Source: an optimization exercise on an open RTL-to-GDS flow (aim: small area, a short achievable clock period and few clock cycles per item). Production flows keep margins and buffers that such runs may drop. The RTL was checked by simulation tests, not by an equivalence proof against the original design. Power is estimated from default activity; no workload was simulated.

==> design/flow/design.v <==
`timescale 1ns / 1ps
module multiplier #(parameter N =16)
(
    input [N-1:0] A,
    input [N-1:0] B,
	 input start,
	 input clk,
    output  reg[(2*N)-1:0] Q,
    output  reg done
    ); 
	 reg[((2*N)-1):0] D ;
	 reg[N-1:0] C;
	 reg [N-1:0] i;
	 reg[(2*N)-1:0] result;
	 always@(posedge clk)
	 begin
	 if(start)
	 begin
	 if(i<N)
	 begin
	 if(C[0]==1)
	 begin
	 result<=(result+(D<<(i)));
	 C<=(C>>1);
	 i<=i+1;
	 end
	 else 
	 begin
	 i<=(i+1);
	 C<=(C>>1);
	 end
	 end
	 Q<=result;
	 done<=(i==N);
	 end
	 else 
	 begin
	 result<=0;
	 C<=B;
	 D<=A;
	 i<=0;
	 done<=0;
	 end
	 end
endmodule
==> design/flow/run.sh <==
#!/bin/bash
# synth_recipe.tcl (not shown) runs the flow's synth.tcl, then flattens the netlist and writes it again
# the make line also repeats each setting of config.mk as NAME=value (left out here)
make -C /OpenROAD-flow-scripts/flow DESIGN_CONFIG=/design/flow/config.mk WORK_HOME=/design/flow/orfs CLKGATE_MAP_FILE= SYNTH_SCRIPT=/design/flow/synth_recipe.tcl finish
==> design/flow/config.mk <==
export PLATFORM = sky130hd
export DESIGN_NAME = multiplier
export DESIGN_NICKNAME = multiplier
export VERILOG_FILES = /design/flow/design.v
export SDC_FILE = /design/flow/constraint.sdc
export NUM_CORES = 4
export LEC_CHECK = 0
export CAP_MARGIN = 20
export CORE_MARGIN = 2
export CORE_UTILIZATION = 40
export SLEW_MARGIN = 20
==> design/flow/constraint.sdc <==
create_clock -name core_clock -period 5.0 [get_ports {clk}]
set_input_delay 1.0000 -clock core_clock [delete_from_list [all_inputs] [get_ports {clk}]]
set_output_delay 1.0000 -clock core_clock [all_outputs]
set_load 0.01 [all_outputs]
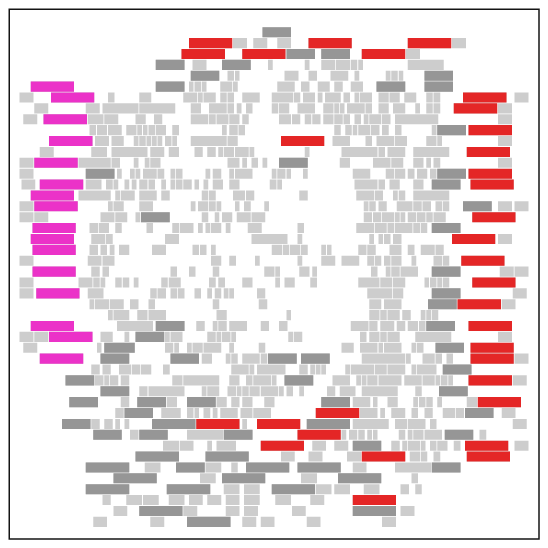
Fig. 1. Sequential cells colored by netlist name.
Scale: 4 px per um.
Q: marked red, placed flops 32. D: marked magenta, placed flops 16.
Another 65 sequential cells are not colored.
share of cell area taken by flip-flops and latches: 0.363
Reg area: 2900 um^2

==> metrics list <==
* Critical path class: reg -> reg
- Max-slew violation total from the final report: 0
- Total nets after synthesis: 743
- In the final layout, the registers with the most flip-flops are Q: 32 flops, result: 32 flops.
* Crit path max-delay cell type: sky130_fd_sc_hd__and4_1
* Number of maximum-capacitance constraint violations: 0
* Relative contribution of the clock network to total power: 0.365
- End of the critical path: result[28]
- Area of the die: 17,400 um^2
* IO Port Bufs: 66
- In this run, post-CTS repair resized a total of 0 instances.
* GP Congestion: 1.03
- Setup TNS: 0 ps
- Post-synthesis share of cell area spent on full adders, half adders and majority gates: 0.0660
- Net switching power figure: 1050 uW
- Met1 Use GR: 0.246
- Ranking of synthesized cells by area: sky130_fd_sc_hd__edfxtp_1 (29%), sky130_fd_sc_hd__dfxtp_1 (15%), sky130_fd_sc_hd__ha_1 (6.3%)
- Counting I/O delays and the setup requirement, the final critical path takes 4440 ps.
- Synthesis handed over a netlist of 675 instances.
* Area fraction of the dominant cell type after synthesis: 0.293
- Count of endpoints failing hold in the final timing report: 0
- PnR worst setup slack: 556 ps
- The critical path goes through nor4_1 -> and4_1 -> nand3_1 -> o21ai_0 -> nor2_1 -> a211oi_1 -> a21oi_1 -> nor2_1 -> ha_1 -> a21oi_4 -> nand2b_1 -> a32oi_1 -> a221o_1 -> a31o_4 -> a41oi_2 -> a21boi_1 -> mux2i_1 -> nand3_1.
- Path category of the worst min-delay check: reg -> reg
- Of the total power, registers draw 0.354.
* Final Non-Filler Cells: 962
- The worst register-to-register path ends at result[28].
- Power density over cell area: 416 nW/um^2
- On the final layout, the worst hold slack is 459 ps.
- The total overflow left after global routing is 0.
- Once the clock tree was built, the setup fixing pass inserted 0 buffers.
* Total instance count after detailed placement: 930
* Iteration-0 DRC Markers: 407
- Share of the clock period used by the worst path: 0.889
- Number of remaining DRC errors: 0
* Post-synthesis cell type with the largest combined area: sky130_fd_sc_hd__edfxtp_1
* Post-Syn Area per Cell: 9.71 um^2
* Hold wc startpoint: result[31]
- The initial utilization of the core area, before any placement, comes to 0.411.
* Net total in the final layout: 801
* # H-tree levels: 4
- Largest net degree at the start of global routing: 46
- Largest family of logic cells by synthesized area: simple AND/OR/NAND/NOR gates
* Antenna Cells: 0
- Data required time of the critical path: 5290 ps
* Internal power: 2280 uW
- Leak: 0.00310 uW
- The flow ran to the end and the layout has no timing, DRC or antenna violations.
- Clk pin slew, worst setup/hold paths: 50 ps
- For this run, the share of the core covered by cells in the final layout is 0.502.
- The initial antenna violation count is 0.
* Proportion of total power due to net switching: 0.314
- Setup crit end kind: flip-flop
- GR peak layer: met2
* Unrepaired setup endpoints after global routing: false
* Synthesized-area fraction occupied by ao, oa, aoi and oai cells: 0.167
- Netlist area before placement: 6560 um^2
* Top-level I/O count: 67
- TritonCTS clock tree: built
* Die extent in y: 132 um
- Worst ir drop on vdd: 222 uV
- Depth of the worst register-to-register path: 18
- Startpoint of the lowest-slack register-to-register path: i[10]
- Counting the fill cells in the layout gives 1,476.
- The largest single stage delay on the critical path is 430 ps.
* Commonest register cell after synthesis: sky130_fd_sc_hd__edfxtp_1
* Highest clock rate: 0.225 GHz
- Basic-gate share of the synthesized area counting and, or, nand and nor cells: 0.181
* Fin area: 8000 um^2
- Vias after detailed routing: 5,276
- Yosys warning total: 1
- Largest fanout on the critical path: 9
* Core box area: 15,900 um^2
- After synthesis, the share of cell area in mux cells is 0.0780.
- The commonest cells after synthesis are sky130_fd_sc_hd__nand2_1 (67), sky130_fd_sc_hd__edfxtp_1 (64), sky130_fd_sc_hd__nor2_1 (60).
- Cell area reported after detailed placement: 7400 um^2
* GRT Util Overall: 0.190
* Xor/xnor share of the synthesized area: 0.0307
- The library cell used most frequently in the layout, excluding fill and tap cells, is sky130_fd_sc_hd__nand2_1.
- Of the cells placed in the final design, the portion with a size suffix greater than 1 is 0.117.
- Inserted Clock Buffers: 17
* FP Rows: 46
- Once detailed placement completed, the half-perimeter wirelength came to 11,800 um.
* Via count of the first global-routing pass: 4,999
- Maximum number of buffers from clock root to sink: 2
- For this run, asynchronously set or reset flops after synthesis account for 0.
- Most used cells in the layout excluding fill and tap cells: sky130_fd_sc_hd__nand2_1 (67), sky130_fd_sc_hd__clkdlybuf4s50_1 (65), sky130_fd_sc_hd__edfxtp_1 (64), sky130_fd_sc_hd__nor2_1 (60), sky130_fd_sc_hd__a21oi_1 (50)
* Number of unique standard cell types used by synthesis: 70
- Worst slew pin tran: 954 ps
- Width of the chip: 132 um
* Num Clock Sinks: 113
- Along the worst hold path, the cell count comes to 0.
- Dividing the detail-routed wire length by the instance count gives 16.8 um.
* Worst-case setup slack after placement: 693 ps
- Combinational share of power: 0.281
- Data arrives at the worst endpoint at 4740 ps.
* Met2 Track Usage GR: 0.306
- Summing internal, switching and leakage power gives 3330 uW.
- Part of the Yosys area used for sequential elements: 0.443
* Post-CTS Hold Fix Bufs: 0
- In this run the tightest slew margin relative to its limit is 0.364.
- The final layout contains routed wiring with a total length of 16,200 um.
- Cell with the most instances after synthesis: sky130_fd_sc_hd__nand2_1
- # setup viols final: 0
- M3 GR Usage: 0.0400
- Number of optimization iterations in the first detailed-route pass: 6
- The cell sitting at the root of the clock tree is a sky130_fd_sc_hd__clkbuf_16.
* Hold Path End: Q[31]
- The worst setup path is launched from a flip-flop.
- The first global-routing pass estimated 26,100 um of wire.
- In this run, synthesis produced a sequential element count of 113.
* Vias per cell: 5.48
* Launching instance or port of the critical path: i[10]
- The detail route stage leaves a number of antenna-violating nets equal to 0.
- From synthesis to final layout, the design area changed by 22.0%.
* Worst setup slack for register-to-register paths: 560 ps
- Number of enable flip-flop cells after synthesis: 64
Testbench counts, summed over its fixed seeds: cycles 36,864, items 2,048.
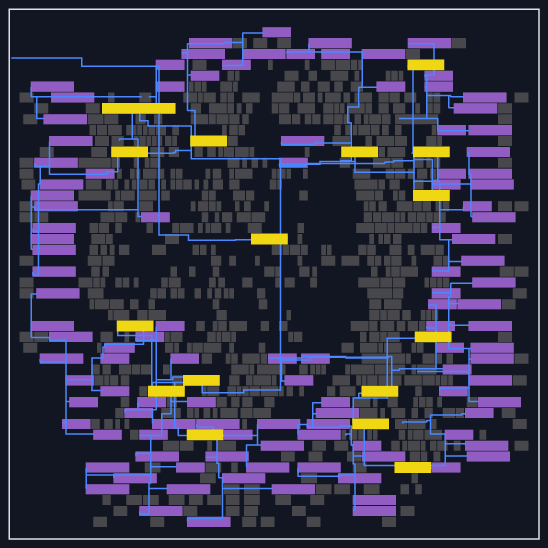
Fig. 2. Clock distribution.
Scale: 4 px per um.
flip-flops: marked purple, count 113. cells driving clock nets: marked yellow, count 17. clock wires: marked blue, length 1,630 um.
Position of the flops: widely spread.
largest clock skew in the final design: 8.14 ps
power attributed to the clock group: 1220 uW
latest clock arrival within the worst-skew pair: 420 ps

[cell type report]
class / count / area (um^2) / share of cell area
Multi-Input combinational cell: 510 / 3430 / 0.429
Sequential cell: 113 / 2900 / 0.363
Timing Repair Buffer: 78 / 746 / 0.0932
Clock buffer: 21 / 470 / 0.0588
Tap cell: 216 / 270 / 0.0338
Clock inverter: 11 / 130 / 0.0163
Inverter: 13 / 48.8 / 0.00610
[worst max-delay path: cells and delay by family, from the launching register on]
family                     cells  cell delay [ps]
and+or+nand+nor                7             1430
muxes                          1              200
DFF                            1              310
adders and majority gates      1              350
AOI/OAI and AO/OA              9             2040
[power by group through the flow]
stage	logic (uW)	registers, uW	clock network [uW]
floorplan	670	1180	0
global placement	908	1190	0
detailed placement	919	1200	0
CTS	928	1180	1240
global route	1020	1190	1280
finish	935	1180	1220
[logic make-up (layout without fill, tap and decap cells)]
group | count (synthesis) | count (layout)
simple gates | 244 | 244
compound gates | 163 | 163
mux | 46 | 46
flops | 113 | 113
buf+inv | 52 | 123
xor+xnor | 23 | 23
fa+ha+maj | 34 | 34
[routing by layer]
layer,part of all wire,wire [um]
met1,0.46,7380
met2,0.47,7620
met3,0.049,787
met4,0.025,400
met5,0,0

## port drivers added, routing unchanged
The flow's constraints put no driver on any port. The routed layout listed below was extracted and timed again, unchanged, in two steps. Step 1, drivers: a clkbuf_16 drives clk and a buf_2 each remaining input, both assumed. Step 2 moves the port delays by t, midway between the first and last clock arrival at a register: inputs arrive t later, outputs are due t later. That takes back most of the time a late clock gives input paths. Slacks: ideal ports / drivers / drivers and shift; pairs: ideal ports / drivers.
shift t [ns]: 0.458
slack for setup (ns): 0.556 / 0.556 / 0.556
worst hold slack (ns): 0.459 / 0.459 / 0.459
worst setup path at the end: register to register
After both steps this run still meets setup and hold. The setup slack of this run moves by 0.000 ns with the drivers and by 0.000 ns with both steps.
